Background: an optimization exercise with open tools, aiming at small area and a short achievable clock period. Do not read the settings as production practice. RTL that was checked went through simulation tests only; none was proved equivalent to the original. The series may have gaps, and a smaller design here may also do less where the tests do not look. Only the layout flow was run in run 2; the RTL was not checked for function there. No activity file was given, so power comes from the tool's default toggle rates.

--- flow/design.v ---
module ALU(
    input [3:0] alu_opcode, 
    input [31:0] A_data_in, 
    input [31:0] B_data_in, 
    input alu_src_sel,
    input [31:0] shift_amt,
    input [31:0] alu_immediate_in,
    output reg z_flag, 
    output reg carry_flag,  
    output reg [63:0] data_out 
    );
parameter ADD  =  4'b0000,
          SUB  =  4'b0001,
          MUL  =  4'b0010,
          AND  =  4'b0011,
          OR   =  4'b0100,
          NOT  =  4'b0101,
          NOR  =  4'b0110,
          NAND =  4'b0111,
          XOR  =  4'b1000,
          XNOR =  4'b1001,
          INC  =  4'b1010,
          DEC  =  4'b1011,
          SHL  =  4'b1100,
          SHR  =  4'b1101;
always@(*)   
begin
    case(alu_opcode)
        ADD     :     begin if(alu_src_sel == 1'b0)
                            data_out = A_data_in + B_data_in;
                      else data_out = A_data_in + alu_immediate_in;
                      end
        SUB     :     begin if(alu_src_sel == 1'b0)
                            data_out = (A_data_in - B_data_in);
                      else data_out = A_data_in - alu_immediate_in;
                      end
        MUL     :     begin if(alu_src_sel == 1'b0)
                            data_out = A_data_in * B_data_in;
                      else data_out = A_data_in * alu_immediate_in;
                      end
        AND     :     begin if(alu_src_sel == 1'b0)
                            data_out = A_data_in & B_data_in;
                      else data_out = A_data_in & alu_immediate_in;
                      end
        OR      :     begin if(alu_src_sel == 1'b0)
                            data_out = A_data_in | B_data_in;
                      else data_out = A_data_in | alu_immediate_in;
                      end
        NOT     :        data_out = {32'd0,~A_data_in};
        NOR     :     begin if(alu_src_sel == 1'b0)
                            data_out = {32'd0,~(A_data_in | B_data_in)};
                      else data_out = {32'd0,~(A_data_in | alu_immediate_in)};
                      end
        NAND    :     begin if(alu_src_sel == 1'b0)
                            data_out = {32'd0,~(A_data_in & B_data_in)};
                      else data_out = {32'd0,~(A_data_in & alu_immediate_in)};
                      end
        XOR     :     begin if(alu_src_sel == 1'b0)
                            data_out = (A_data_in ^ B_data_in);
                      else data_out = (A_data_in ^ alu_immediate_in);
                      end
        XNOR    :     begin if(alu_src_sel == 1'b0)
                            data_out = {32'd0,~(A_data_in ^ B_data_in)};
                      else data_out = {32'd0,~(A_data_in ^ alu_immediate_in)};
                      end
        SHL     :     data_out = A_data_in << shift_amt;
        SHR     :     data_out = A_data_in >> shift_amt;
        INC     :     data_out = A_data_in + 1;
        DEC     :     data_out = A_data_in - 1;
                default : data_out = 64'b0;
    endcase
end            
  always@(*) z_flag = (data_out == 64'd0) ? 1'b1 : 1'b0;
  always@(*)
  begin
     carry_flag = 1'b0;
  if(alu_opcode == ADD)
     carry_flag = (data_out[32] == 1'b1) ? 1'b1 : 1'b0;
  else if(alu_opcode == SUB)
     carry_flag = (A_data_in >= B_data_in) ? 1'b1 : 1'b0;
  end
endmodule   
module if_id_reg(
    input reset,
    input [31:0] inst_in,
    output reg [31:0] inst_out
);
always@(*)
begin
    if(!reset)
        inst_out = 32'd0;
    else inst_out = inst_in;
end
endmodule
module flash_memory (
    input [26:0] pc_addr,
    input read,
    input clock,
    input reset,
    input [31:0] imem_rdata,
    output [26:0] imem_addr,
    output imem_en,
    output reg [31:0] inst_out
    );
assign imem_addr = pc_addr;
assign imem_en   = read;
always@(posedge clock or negedge reset)
begin
    if(!reset)
        inst_out <= 32'd0;
    else if(read)
         inst_out <= imem_rdata;
end
endmodule
module instr_decoder(
    input reset,
    input [31:0] instr,
    output [2:0] opcode,
    output reg [31:0] imm_value,
    output reg [4:0] rd_sel,
    output reg [4:0] rs1_sel,
    output reg [4:0] rs2_sel,
    output reg [3:0] alu_func, 
    output reg [31:0] alu_imm,
    output reg mem_rw,
    output reg [22:0] mem_addr,    
    output reg [1:0] branch_type,
    output reg [26:0] inst_addr
);
localparam [2:0] RR = 3'b000;
localparam [2:0] IMM = 3'b001;
localparam [2:0] LOADIMM = 3'b010;
localparam [2:0] MEM = 3'b011;
localparam [2:0] BRANCH = 3'b100;
assign opcode = instr[31:29];
always@(*)
begin
    if(!reset)
    begin
        alu_func    = 4'd0;
        rd_sel      = 5'd0;
        rs1_sel     = 5'd0;
        rs2_sel     = 5'd0;
        alu_imm     = 32'd0;
        mem_rw      = 1'b0;
        mem_addr    = 23'd0;
        branch_type = 2'd0;
        inst_addr   = 27'd0;
        imm_value   = 32'd0;
    end
    else
    begin
        alu_func    = 4'd0;
        rd_sel      = 5'd0;
        rs1_sel     = 5'd0;
        rs2_sel     = 5'd0;
        alu_imm     = 32'd0;
        mem_rw      = 1'b0;
        mem_addr    = 23'd0;
        branch_type = 2'd0;
        inst_addr   = 27'd0;
        imm_value   = 32'd0;
        case (opcode)
        RR           :       begin
                                alu_func = instr[28:25];
                                rd_sel = instr[24:20];
                                rs1_sel = instr[19:15];
                                rs2_sel = instr[14:10];
                             end
        IMM          :       begin
                                alu_func = instr[28:25];
                                rd_sel = instr[24:20];
                                rs1_sel = instr[19:15];
                                alu_imm[14:0] = instr[14:0];
                                    if(instr[14])
                                        alu_imm[31:15] = 17'b11111111111111111;
                                    else alu_imm[31:15] = 17'd0;
                             end
        LOADIMM      :       begin
                                rd_sel = instr[28:24];                                
                                imm_value[23:0] = instr[23:0]; 
                                if(instr[23])
                                    imm_value[31:24] = 8'b11111111;
                                else imm_value[31:24] = 8'd0;           
                             end 
        MEM          :       begin
                                mem_rw = instr[28];
                                if(instr[28])
                                    rs1_sel = instr[27:23];
                                else rd_sel = instr[27:23];
                                mem_addr = instr[22:0];
                             end
        BRANCH       :       begin
                                branch_type = instr[28:27];
                                inst_addr = instr[26:0];
                             end
        endcase
    end
end
endmodule
module control_unit(
    input reset,
    input [2:0] opcode,
    input z_flag, 
    input carry_flag,
    input [1:0] branch_type,
    input mem_rw,
    output reg pc_load,
    output reg pc_inc,
    output reg alu_src_sel,
    output reg reg_write,
    output reg flash_read,
    output reg wr_en_A,
    output reg wr_en_B,
    output reg mem_rw_out,
    output reg [2:0] reg_src_sel
);
    localparam RR       = 3'd0;
    localparam IMM      = 3'd1;
    localparam LOADIMM  = 3'd2;
    localparam MEM      = 3'd3;
    localparam BRANCH   = 3'd4;
    localparam UNB      = 2'd0;
    localparam BIZ      = 2'd1;
    localparam BINZ     = 2'd2;
    localparam BIC      = 2'd3;
always@(*)
begin
    if(!reset)
    begin
            pc_load     = 1'b0;
            pc_inc      = 1'b0;
            alu_src_sel = 1'b0;
            reg_src_sel = 3'd0;
            reg_write   = 1'b0;
            flash_read  = 1'b0;
            wr_en_A     = 1'b0;
            wr_en_B     = 1'b0;
            mem_rw_out  = 1'b0;
    end
    else begin
            pc_load     = 1'b0;
            pc_inc      = 1'b0;
            alu_src_sel = 1'b0;
            reg_src_sel = 3'd0;
            reg_write   = 1'b0;
            flash_read  = 1'b0;
            wr_en_A     = 1'b0;
            wr_en_B     = 1'b0;
            mem_rw_out  = 1'b0;
        case(opcode)
                RR          :       begin
                                        alu_src_sel = 1'b0;
                                        reg_src_sel = 3'd0;
                                        flash_read  = 1'b1;
                                        pc_inc      = 1'b1;
                                        reg_write   = 1'b1;                                        
                                    end
                IMM         :       begin
                                        alu_src_sel = 1'b1;
                                        reg_src_sel = 3'b0;
                                        flash_read  = 1'b1;
                                        pc_inc      = 1'b1;
                                        reg_write   = 1'b1;                    
                                    end 
                LOADIMM     :       begin
                                        reg_write   = 1'b1;
                                        reg_src_sel = 3'd2;
                                        pc_inc      = 1'b1;
                                        flash_read  = 1'b1;                    
                                    end
                MEM         :       begin
                                        mem_rw_out = mem_rw;
                                        if(mem_rw)                                       
                                            reg_write = 1'b0;
                                        else 
                                        begin
                                            reg_src_sel = 3'd1;                                       
                                            reg_write = 1'b1;
                                        end
                                        flash_read  = 1'b1;
                                        pc_inc      = 1'b1;
                                    end
                BRANCH      :       begin
                                        case(branch_type)
                                            UNB     :   pc_load = 1'b1;
                                            BIZ     :   pc_load = z_flag;
                                            BINZ    :   pc_load = ~z_flag;
                                            BIC     :   pc_load = carry_flag;
                                                default : pc_load = 1'b0;
                                        endcase
                                        pc_inc = ~pc_load;
                                        flash_read = 1'b1;
                                    end
        endcase
    end
end
endmodule
module program_counter(
    input clock,
    input reset,
    input pc_load,
    input [26:0] pc_addr_in,
    input pc_inc,
    output reg [26:0] pc_addr_out
    );
always@(posedge clock or negedge reset)
begin
    if(!reset)
        pc_addr_out <= 27'd0;
    else if(pc_load)
        pc_addr_out <= pc_addr_in;
    else if(pc_inc)
        pc_addr_out <= pc_addr_out + 1'b1;
end
endmodule
module control_path(
    input reset,
    input clock,
    input z_flag,
    input carry_flag,
    input [31:0] imem_rdata,
    output [26:0] imem_addr,
    output imem_en,
    output mem_rw,
    output alu_src_sel,
    output reg_write,
    output [31:0] imm_value,
    output [4:0] rd_sel,
    output [4:0] rs1_sel,
    output [4:0] rs2_sel,
    output [3:0] alu_func,
    output [31:0] alu_imm,
    output [22:0] mem_addr,
    output [2:0] reg_src_sel
);
wire [31:0] inst_fm_id_in, inst_ifid_id;
wire [2:0] opcode_w;
wire [1:0] branch_type_w;
wire mem_rw_w, pc_load_w, pc_inc_w, flash_read_w;
wire [26:0] inst_addr_w, pc_addr_out_w;
flash_memory FM (.clock(clock), .pc_addr(pc_addr_out_w), .read(flash_read_w), .reset(reset), .imem_rdata(imem_rdata),
                  .imem_addr(imem_addr), .imem_en(imem_en), .inst_out(inst_fm_id_in));
if_id_reg IFIDreg (.reset(reset), .inst_in(inst_fm_id_in), .inst_out(inst_ifid_id));
instr_decoder ID (.reset(reset), .instr(inst_ifid_id), .opcode(opcode_w), .mem_rw(mem_rw_w),
                  .branch_type(branch_type_w), .inst_addr(inst_addr_w), .imm_value(imm_value),
                  .rs1_sel(rs1_sel), .rs2_sel(rs2_sel), .rd_sel(rd_sel), .mem_addr(mem_addr),
                  .alu_func(alu_func), .alu_imm(alu_imm));
control_unit CU (.reset(reset), .opcode(opcode_w), .mem_rw(mem_rw_w), .branch_type(branch_type_w), .z_flag(z_flag), .carry_flag(carry_flag),
                 .pc_load(pc_load_w), .pc_inc(pc_inc_w), .alu_src_sel(alu_src_sel), .reg_write(reg_write), .flash_read(flash_read_w), .wr_en_A(), .wr_en_B(),
                 .mem_rw_out(mem_rw), .reg_src_sel(reg_src_sel));
program_counter PC (.clock(clock), .reset(reset), .pc_addr_in(inst_addr_w), .pc_inc(pc_inc_w), .pc_load(pc_load_w), .pc_addr_out(pc_addr_out_w));
endmodule
module register_bank(
    input clock, 
    input reset, 
    input reg_write, 
    input [4:0] rd_sel,
    input [4:0] rs1_sel, 
    input [4:0] rs2_sel, 
    input [31:0] write_data, 
    output [31:0] rs1_data,
    output [31:0] rs2_data  
    );
    reg [31:0] buffer [0:31];
    integer i;
    always@(posedge clock or negedge reset)
    begin
        if(!reset)
        begin
            for (i = 0; i < 32; i = i + 1) begin
                buffer[i] <= 32'd0;
            end
        end
   else if(reg_write)
        begin
            if(rd_sel)
                buffer[rd_sel] <= write_data;         
        end
    end
    assign rs1_data = buffer[rs1_sel];
    assign rs2_data = buffer[rs2_sel];  
endmodule
module write_back_mux(
    input [31:0] alu_data_in,
    input [31:0] mem_data_in,
    input [31:0] imm_data_in,
    input [2:0] reg_src_sel,
    output reg [31:0] write_data
    );
    always@(*)
    begin
        case(reg_src_sel)
            3'b000 :  write_data = alu_data_in;
            3'b001 :  write_data = mem_data_in;
            3'b010 :  write_data = imm_data_in;
                default : write_data = 32'd0;    
        endcase
    end
endmodule
module arctos32_top (
    input         clock,
    input         reset,
    output [26:0] imem_addr,
    output        imem_en,
    input  [31:0] imem_rdata,
    output [22:0] dmem_addr,
    output [31:0] dmem_wdata,
    output        dmem_we,
    output        dmem_re,
    input  [31:0] dmem_rdata
);
wire        z_w, carry_w;
reg         z_flag_q, carry_flag_q;
wire        mem_rw_w, alu_src_sel_w, reg_write_w;
wire [31:0] imm_value_w, alu_imm_w;
wire [4:0]  rd_sel_w, rs1_sel_w, rs2_sel_w;
wire [3:0]  alu_func_w;
wire [22:0] mem_addr_w;
wire [2:0]  reg_src_sel_w;
wire [31:0] rs1_data_w, rs2_data_w, write_data_w;
wire [63:0] alu_out_w;
wire [31:0] shift_amt_w;
control_path CP (.reset(reset), .clock(clock), .z_flag(z_flag_q), .carry_flag(carry_flag_q),
                 .imem_rdata(imem_rdata), .imem_addr(imem_addr), .imem_en(imem_en),
                 .mem_rw(mem_rw_w), .alu_src_sel(alu_src_sel_w), .reg_write(reg_write_w),
                 .imm_value(imm_value_w), .rd_sel(rd_sel_w), .rs1_sel(rs1_sel_w), .rs2_sel(rs2_sel_w),
                 .alu_func(alu_func_w), .alu_imm(alu_imm_w), .mem_addr(mem_addr_w), .reg_src_sel(reg_src_sel_w));
register_bank RB (.clock(clock), .reset(reset), .reg_write(reg_write_w), .rd_sel(rd_sel_w),
                  .rs1_sel(rs1_sel_w), .rs2_sel(rs2_sel_w), .write_data(write_data_w),
                  .rs1_data(rs1_data_w), .rs2_data(rs2_data_w));
assign shift_amt_w = alu_src_sel_w ? alu_imm_w : rs2_data_w;
ALU ALU0 (.alu_opcode(alu_func_w), .A_data_in(rs1_data_w), .B_data_in(rs2_data_w), .alu_src_sel(alu_src_sel_w),
          .shift_amt(shift_amt_w), .alu_immediate_in(alu_imm_w), .z_flag(z_w), .carry_flag(carry_w),
          .data_out(alu_out_w));
write_back_mux WB (.alu_data_in(alu_out_w[31:0]), .mem_data_in(dmem_rdata), .imm_data_in(imm_value_w),
                   .reg_src_sel(reg_src_sel_w), .write_data(write_data_w));
always@(posedge clock or negedge reset)
begin
    if(!reset)
    begin
        z_flag_q     <= 1'b0;
        carry_flag_q <= 1'b0;
    end
    else if(reg_write_w && (reg_src_sel_w == 3'd0))
    begin
        z_flag_q     <= z_w;
        carry_flag_q <= carry_w;
    end
end
assign dmem_addr  = mem_addr_w;
assign dmem_wdata = rs1_data_w;
assign dmem_we    = mem_rw_w;
assign dmem_re    = reg_write_w && (reg_src_sel_w == 3'd1);
endmodule
--- flow/run.sh ---
#!/bin/bash
# synth_recipe.tcl (not shown) runs the flow's synth.tcl, then flattens the netlist and writes it again
# the make line also repeats each setting of config.mk as NAME=value (left out here)
make -C /OpenROAD-flow-scripts/flow DESIGN_CONFIG=/design/flow/config.mk WORK_HOME=/design/flow/orfs CLKGATE_MAP_FILE= SYNTH_SCRIPT=/design/flow/synth_recipe.tcl finish
--- flow/config.mk ---
export PLATFORM = sky130hd
export DESIGN_NAME = arctos32_top
export DESIGN_NICKNAME = arctos32_top
export VERILOG_FILES = /design/flow/design.v
export SDC_FILE = /design/flow/constraint.sdc
export NUM_CORES = 8
export LEC_CHECK = 0
export CAP_MARGIN = 20
export CORE_MARGIN = 2
export CORE_UTILIZATION = 40
export SLEW_MARGIN = 20
--- flow/constraint.sdc ---
create_clock -name core_clock -period 25.0 [get_ports {clock}]
set_input_delay 5.0000 -clock core_clock [delete_from_list [all_inputs] [get_ports {clock}]]
set_output_delay 5.0000 -clock core_clock [all_outputs]
set_load 0.01 [all_outputs]
Figure 1. Wires after detailed routing (run 1).
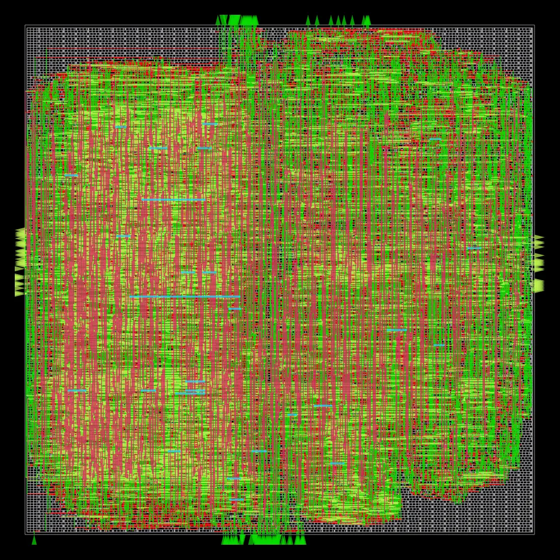
Total GRT Usage: 0.492
wirelength, routed: 813000 um
routed len/inst: 41.7 um

Figure 2. Placement density heat map (run 1).
29 x 29 tiles, from dark purple (low) to yellow (high), 0 to 100% covered.
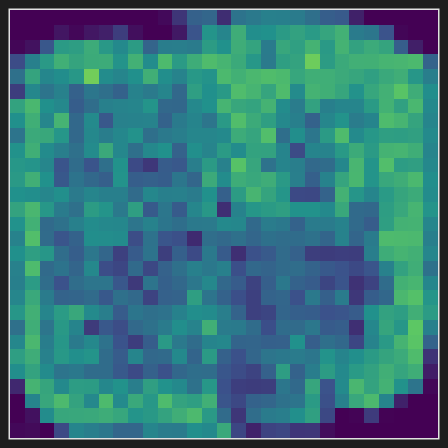
nearly empty tiles	5.4%
tiles over 75% full	0.20%
fullest tile	78%
mean over tiles	42%
Initial Util: 0.402
Util after Layout: 0.442
core area: 0.321 mm^2

==> results.yml, run 1 <==
worst_setup_path:
  slowest_stage: "o21ai_1"
  worst-path-stages: 47
  startpoint: "reset"
  cp-start-kind: "input pin"
yosys:
  synth_fp_nets: 17700
  synth_compound_area_frac: 0.177
  ys_ff_latch: 1085
  syn_area_per_cell_um2: 8.42
floorplan:
  placementRows: 208
  die_w_um: 572
pwr:
  comb_power_share: 0.731
  p_clk_frac: 0.115
outcome:
  status: "timing/DRC/antenna clean"
placed_design:
  place_area_mm2: 0.137
  dp_hpwl_um: 587000
  io_buffers: 150
timing:
  fin_crit_sh: 0.855
  min_period_ns: 21.38
  hold_viol: 0
  relSlewSlack: 0.0804
grt:
  grt_pass1_vias: 127000
clock_network:
  holdBufCountCts: 0
detailed_routing:
  viasPerCell: 6.76
  wl_met3_um: 98900
hold_path:
  holdPathStages: 0
finish:
  fin_nets: 17400
Figure 3. Hierarchy map of the flops (run 1).
Other sequential cells in the stronger grey, the rest of the logic in the fainter grey.
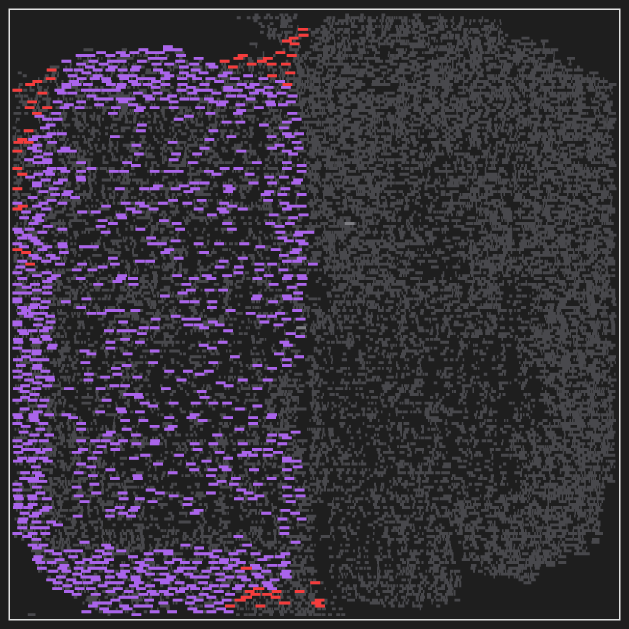
scope	colour	flops
`CP`	red	59
`RB`	purple	1024
not coloured	2
fin cells: 19500
die area: 0.327 mm^2

Figure 4. Signal wires on met1 (run 1).
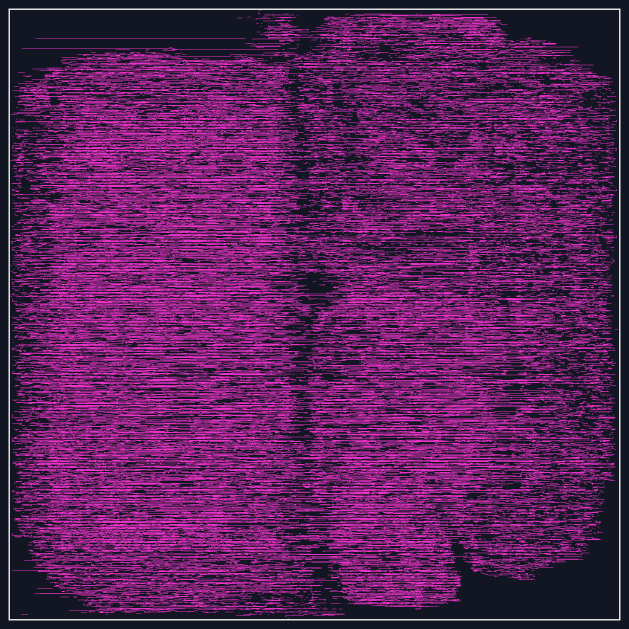
wire length on this layer	276 mm
longest straight run	197 um
nets with wire on the layer	16095
GRT met1 Usage: 0.551
total vias in the final route: 132000

[run 1: cell usage after synthesis, types with 56 or more instances]
master     count  area (um^2)
nor3_1       205         1030
a32oi_1       67          587
o22ai_1       91          569
mux2i_1      285         2850
and3_1       133          832
nand2_1     1808         6790
nor4_1        77          482
o21ai_0      874         4370
xor2_1        70          613
nand4_1      175         1090
buf_2        172          861
a221oi_1      89          780
o211ai_1      73          548
buf_1        166          623
nand3_1      385         1930
a22o_1       151         1320
clkbuf_1     812         3050
a21oi_1     1023         5120
fa_1        1557        31200
ha_1         765         9570
mux2_2        67          754
a21o_1        99          743
xnor2_1      155         1360
dfrtp_1     1085        27200
a22oi_1      268         2010
inv_1       1595         5990
a31oi_1       99          619
a2111oi_0     56          490
nor2_1      1809         6790
a211oi_1      94          706
[run 1: cells by family (layout without fill, tap and decap cells)]
logic type | count (synthesis) | after routing
adder cells (fa/ha/maj) | 2324 | 2324
XOR/XNOR | 225 | 225
buffers and inverters | 2832 | 2594
AND/OR/NAND/NOR | 4934 | 4934
flip-flops | 1085 | 1085
AO/OA/AOI/OAI | 3557 | 3557
other | 0 | 119
multiplexers | 354 | 354
[run 1: power groups by stage]
stage               logic (mW)  registers [mW]  clock network, mW
global placement          11.3            2.52                  0
detailed placement        11.2            2.52                  0
CTS                       11.3            2.49               1.86
finish                    12.0            2.53               1.88
global route              12.0            2.53               1.93
floorplan                 5.72            2.30                  0
[run 1: metrics by stage]
step	setup slack, ns	cells
2_1_floorplan	6.78	15300
3_3_place_gp	2.98	19200
3_5_place_dp	3.31	19200
4_1_cts	4.07	19400
5_1_grt	3.48	19400
6_report	3.62	19500
[run 1: cell type report]
cell class              instances  share of cell area
repair buffers                750              0.0439
clock inverters                58             0.00490
clock buffers                 150              0.0227
multi-input cells           11400               0.653
inverters                    1636              0.0433
diodes                        119             0.00210
flip-flops and latches       1085               0.192
well taps                    4305              0.0380
[run 1: worst register-to-register path, delay by kind of cell, from the launching register on]
| kind | cells | cell delay [ns] |
|---|---|---|
| simple gates | 8 | 3.14 |
| fa+ha+maj | 9 | 3.95 |
| buf+inv | 11 | 3.94 |
| compound gates | 16 | 5.32 |
| flops | 1 | 0.68 |
| xor+xnor | 1 | 0.29 |
[run 1: flip-flops by register name (all words and copies together) (netlist names)]
signal	count
CP.PC.pc_addr_out	27
RB.buffer	1024
CP.FM.inst_out	32
z_flag_q	1
carry_flag_q	1
==> run 2: too many edits to list; what changed since run 1 <==
flow/design.v: 455 -> 997 lines; modules unchanged: 0
  mul32lo: new, 855 lines
  register_bank: edited, 30 -> 40 lines
  arctos32_top: edited, 55 -> 102 lines
  removed: ALU, if_id_reg, flash_memory, instr_decoder, control_unit, program_counter, control_path, write_back_mux
==> module register_bank as of run 2 <==
module register_bank (
    input         clock,
    input         reset,
    input         we,        
    input  [4:0]  wa,
    input  [31:0] wd,
    input  [4:0]  ra,
    input  [4:0]  rb,
    input         rb_en,     
    output [31:0] qa,
    output [31:0] qb
);
reg  [31:1] valid;
wire [31:1] wsel;
wire [31:0] ta [0:31];
wire [31:0] tb [0:31];
assign ta[0] = 32'd0;
assign tb[0] = 32'd0;
genvar k;
generate
    for (k = 1; k < 32; k = k + 1) begin : r
        reg [31:0] q;
        assign wsel[k] = we & (wa == k);
        always @(posedge clock)
            if (wsel[k])
                q <= wd;
        wire sa = valid[k] & (ra == k);
        wire sb = valid[k] & rb_en & (rb == k);
        assign ta[k] = ta[k-1] | ({32{sa}} & q);
        assign tb[k] = tb[k-1] | ({32{sb}} & q);
    end
endgenerate
always @(posedge clock or negedge reset)
    if (!reset)
        valid <= 31'd0;
    else
        valid <= valid | wsel;
assign qa = ta[31];
assign qb = tb[31];
endmodule
==> module arctos32_top as of run 2 <==
module arctos32_top (
    input         clock,
    input         reset,
    output [26:0] imem_addr,
    output        imem_en,
    input  [31:0] imem_rdata,
    output [22:0] dmem_addr,
    output [31:0] dmem_wdata,
    output        dmem_we,
    output        dmem_re,
    input  [31:0] dmem_rdata
);
reg  [31:0] ir;         
reg  [4:0]  ra_q;       
reg  [26:0] pc;
reg         zf, cf;
wire [2:0] op     = ir[31:29];
wire       is_rr  = (op == 3'd0);
wire       is_imm = (op == 3'd1);
wire       is_li  = (op == 3'd2);
wire       is_mem = (op == 3'd3);
wire       is_br  = (op == 3'd4);
wire       stop   = ir[31] & (ir[30] | ir[29]);    
wire       is_alu = is_rr | is_imm;
wire [3:0] f      = ir[28:25];
always @(posedge clock or negedge reset)
    if (!reset) begin
        ir   <= 32'd0;
        ra_q <= 5'd0;
    end else begin
        ir   <= {imem_rdata[31:29] | {3{stop}}, imem_rdata[28:0]};
        ra_q <= (imem_rdata[31:29] == 3'd3) ? imem_rdata[27:23] : imem_rdata[19:15];
    end
wire take = is_br & ((ir[28:27] == 2'd0) | ((ir[28:27] == 2'd1) &  zf) |
                     ((ir[28:27] == 2'd2) & ~zf) | ((ir[28:27] == 2'd3) & cf));
always @(posedge clock or negedge reset)
    if (!reset)
        pc <= 27'd0;
    else if (!stop)
        pc <= take ? ir[26:0] : pc + 27'd1;
assign imem_addr = pc;
assign imem_en   = ~stop;
wire [31:0] a, rb_q, wd;
wire        we = is_alu | is_li | (is_mem & ~ir[28]);
wire [4:0]  wa = is_li ? ir[28:24] : (is_mem ? ir[27:23] : ir[24:20]);
register_bank RB (.clock(clock), .reset(reset), .we(we), .wa(wa), .wd(wd),
                  .ra(ra_q), .rb(ir[14:10]), .rb_en(~ir[29]), .qa(a), .qb(rb_q));
wire [31:0] b = rb_q | ({32{ir[29]}} & {{17{ir[14]}}, ir[14:0]});
wire        f_add = (f == 4'd0), f_sub = (f == 4'd1), f_mul = (f == 4'd2);
wire        f_inc = (f == 4'd10), f_dec = (f == 4'd11);
wire        f_shl = (f == 4'd12), f_shr = (f == 4'd13);
wire        use_b = f_add | f_sub;
wire        inv_b = f_sub | f_dec;
wire        cin   = f_sub | f_inc;
wire [31:0] bx    = ({32{use_b}} & b) ^ {32{inv_b}};
wire [33:0] sum34 = {1'b0, a, 1'b1} + {1'b0, bx, cin};
wire [31:0] sum   = sum34[32:1];
wire        cout  = sum34[33];
wire        sh_small = ~|b[31:5];
wire [31:0] shl_raw  = a << b[4:0];
wire [31:0] shr_raw  = a >> b[4:0];
reg  [31:0] fast;
always @* begin
    case (f)
        4'd0, 4'd1, 4'd10, 4'd11: fast = sum;
        4'd3:  fast = a & b;
        4'd4:  fast = a | b;
        4'd5:  fast = ~a;
        4'd6:  fast = ~(a | b);
        4'd7:  fast = ~(a & b);
        4'd8:  fast = a ^ b;
        4'd9:  fast = ~(a ^ b);
        4'd12: fast = sh_small ? shl_raw : 32'd0;
        4'd13: fast = sh_small ? shr_raw : 32'd0;
        default: fast = 32'd0;
    endcase
end
wire [31:0] prod;
mul32lo MUL (.a(a), .b(b), .p(prod));
wire za = ~|a, zb = ~|b;
wire zfast = ~|fast;
wire zshl  = ~sh_small & (|b[31:6] | ~|shl_raw) | (sh_small & za);
wire z_new = f_mul ? (za | zb) :
             f_shl ? zshl :
             (zfast & ~(cout & (f_add | f_inc)));
wire c_new = (f_add & cout) | (f_sub & (cout | ir[29]));
always @(posedge clock or negedge reset)
    if (!reset) begin
        zf <= 1'b0;
        cf <= 1'b0;
    end else if (is_alu) begin
        zf <= z_new;
        cf <= c_new;
    end
wire [31:0] limm  = {{8{ir[23]}}, ir[23:0]};
wire [31:0] other = is_alu ? fast : (is_li ? limm : dmem_rdata);
assign wd = (is_alu & f_mul) ? prod : other;
assign dmem_addr  = ir[22:0];
assign dmem_wdata = a;
assign dmem_we    = is_mem & ir[28];
assign dmem_re    = is_mem & ~ir[28];
endmodule
==> results.yml, run 2 <==
outcome:
  status: "timing/DRC/antenna clean"
yosys:
  synth_top_area_share: 0.396
  ys_types: 108
  synthTopCellsByArea: "edfxtp_1 40%, fa_1 5.2%, nand2_1 4.8%"
  syn_area_per_cell_um2: 9.31
  synth_fp_nets: 8495
  synth_commonest_cells: "992 x edfxtp_1, 959 x nand2_1, 657 x nor3_1"
  synth_flop_cell: "edfxtp_1"
  synth_most_common_cell: "edfxtp_1"
  ys_ff_latch: 1089
  synth_largest_area_cell: "edfxtp_1"
  syn_inst: 8080
hold_path:
  holdPathStages: 1
  hold_path.class: "reg -> reg"
clock_network:
  holdBufCountCts: 0
  cts_buffer_depth: 3
  cts.sinks: 1089
finish:
  regMostFlops: "RB.r.q"
  fin_nets: 8347
  stdcell_area_mm2: 0.0843
  top_regs: "RB.r.q: 992 flops, ir: 32 flops, RB.valid: 31 flops"
  final_common_cell: "edfxtp_1"
  largest_reg_flops: 992
  final_util: 0.450
  final_cells: 10600
placed_design:
  place_inst: 10300
  dp_hpwl_um: 302000
  dp_slack_ns: 13.42
  place_area_mm2: 0.0801
worst_setup_path:
  cp-start-kind: "flop"
  startpoint: "ir[14]$_DFF_PN0_"
  slowest_stage: "nor2_1"
timing:
  hold_viol: 0
  relSlewSlack: 0.100
  setup_violations: 0
  worst_pin_slew_ns: 1.35
  timing.final.ws_setup_ns: 12.90
  fin_crit_sh: 0.484
  rsz0062_at_grt: "no"
pwr:
  power-per-cell-area_mw_per_mm2: 76.6
detailed_routing:
  routedWlPerCell_um: 44.3
  viasPerCell: 7.53
floorplan:
  core_mm2: 0.187
  initial_core_util: 0.402
  die_w_um: 438
  die_area_mm2: 0.192
grt:
  track_usage: 0.472
  grt_pass1_vias: 73000
[run 2: how the worst min path moves through the flow]
stage,from,to,slack (ns)
5_1_grt,cf$_DFFE_PN0N_,cf$_DFFE_PN0N_,0.52
3_5_place_dp,cf$_DFFE_PN0N_,cf$_DFFE_PN0N_,0.46
3_3_place_gp,cf$_DFFE_PN0N_,cf$_DFFE_PN0N_,0.45
2_1_floorplan,cf$_DFFE_PN0N_,cf$_DFFE_PN0N_,0.44
6_report,cf$_DFFE_PN0N_,cf$_DFFE_PN0N_,0.48
4_1_cts,cf$_DFFE_PN0N_,cf$_DFFE_PN0N_,0.48
[run 2: cells by family (layout without fill, tap and decap cells)]
kind of cell               after synthesis  count (layout)
DFF                                   1089            1089
other                                    0              34
adders and majority gates              353             353
AOI/OAI and AO/OA                     1898            1898
xor gates and xnor gates               263             263
muxes                                  176             176
buffers and inverters                 1084            1038
and+or+nand+nor                       3217            3217
[run 2: layer usage]
metal,wire [um],up-vias,share of wire
li1,-,30200,-
met1,158000,38400,0.34
met2,188000,8403,0.40
met3,74200,2522,0.16
met4,48200,28,0.10
met5,225,-,0.00048
[run 2: area by class of cell]
| type | count | area (um^2) | share of cell area |
|---|---|---|---|
| clock inverters | 74 | 840 | 0.00996 |
| inverters | 273 | 1030 | 0.0123 |
| flip-flops and latches | 1089 | 32200 | 0.382 |
| diodes | 34 | 85.1 | 0.00101 |
| repair buffers | 541 | 4500 | 0.0533 |
| well taps | 2495 | 3120 | 0.0370 |
| clock buffers | 150 | 3230 | 0.0383 |
| multi-input cells | 5907 | 39300 | 0.466 |
[run 2: where the power goes]
part           internal (mW)  leakage (nW)  total [mW]  switching, mW
sequential              1.99          10.2        2.00         0.0114
combinational          0.842          15.8        2.59           1.75
clock                   1.07          1.98        1.87          0.801
[run 2: worst max-delay path: cells and delay by family, from the launching register on]
family	cells	cell delay (ns)
xor gates and xnor gates	1	0.25
DFF	1	0.47
AOI/OAI and AO/OA	12	2.83
adders and majority gates	5	2.16
buffers and inverters	8	2.17
and+or+nand+nor	10	3.78
Figure 5. Nets reached from selected ports (run 2).
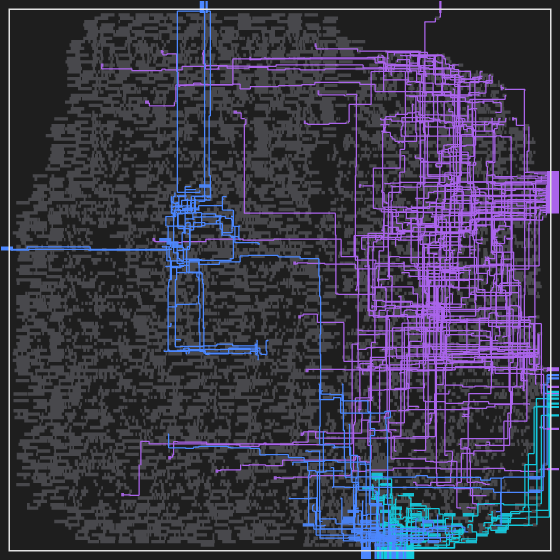
port	colour	direction	end cells	buffers	wire
`imem_addr`	cyan	output	27	27	2400 um
`dmem_wdata`	purple	output	32	58	23.0 mm
`dmem_addr`	blue	output	23	24	6310 um
I/O Buffers: 150
io pins: 151

Figure 6. Signal wires on met1 (run 2).
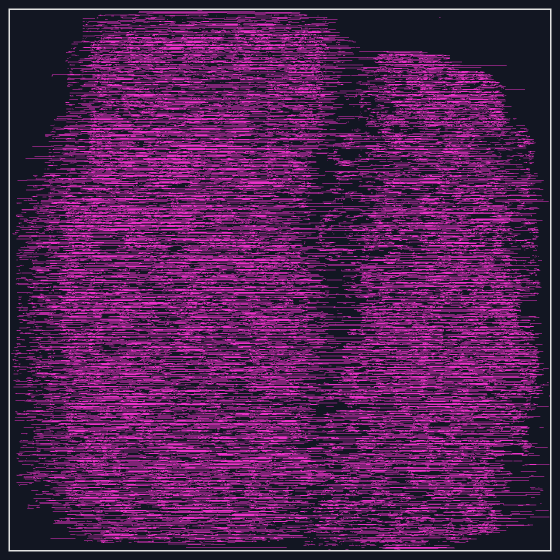
nets with wire on the layer	7865
wire length on this layer	158 mm
main direction	horizontal
longest straight run	131 um
GRT met1 Usage: 0.566
wirelength, routed: 468000 um
total vias in the final route: 79500

[afterwards: timing with drivers on the ports]
The results above use ideal ports. As a check the final layouts listed here were re-extracted and re-timed, cells and wires unchanged. Step 1: set_driving_cell puts a clkbuf_16 on clock and a buf_2 on each other input, an assumption about the parent block. Step 2, shift: input delay + t, output delay - t, t = (earliest + latest rising clock arrival at the registers) / 2. This alone moves slack from input paths to output paths. Three values: no drivers, after step 1, after step 2; two values: the first two.
run | shift t [ns] | setup slack, ns | worst hold slack (ns) | worst setup path at the end | slew at the worst register clock pin (ns)
run 1 | 0.863 | 3.616 / 3.614 / 2.751 | 0.396 / 0.396 / 0.396 | input to register | 0.08 / 0.08
run 2 | 0.913 | 12.899 / 12.899 / 12.899 | 0.482 / 0.482 / 0.482 | register to register | 0.07 / 0.07
After both steps every run listed still meets setup and hold. The setup slack of run 1, which loses most, moves by -0.002 ns with the drivers and by -0.865 ns with both steps.
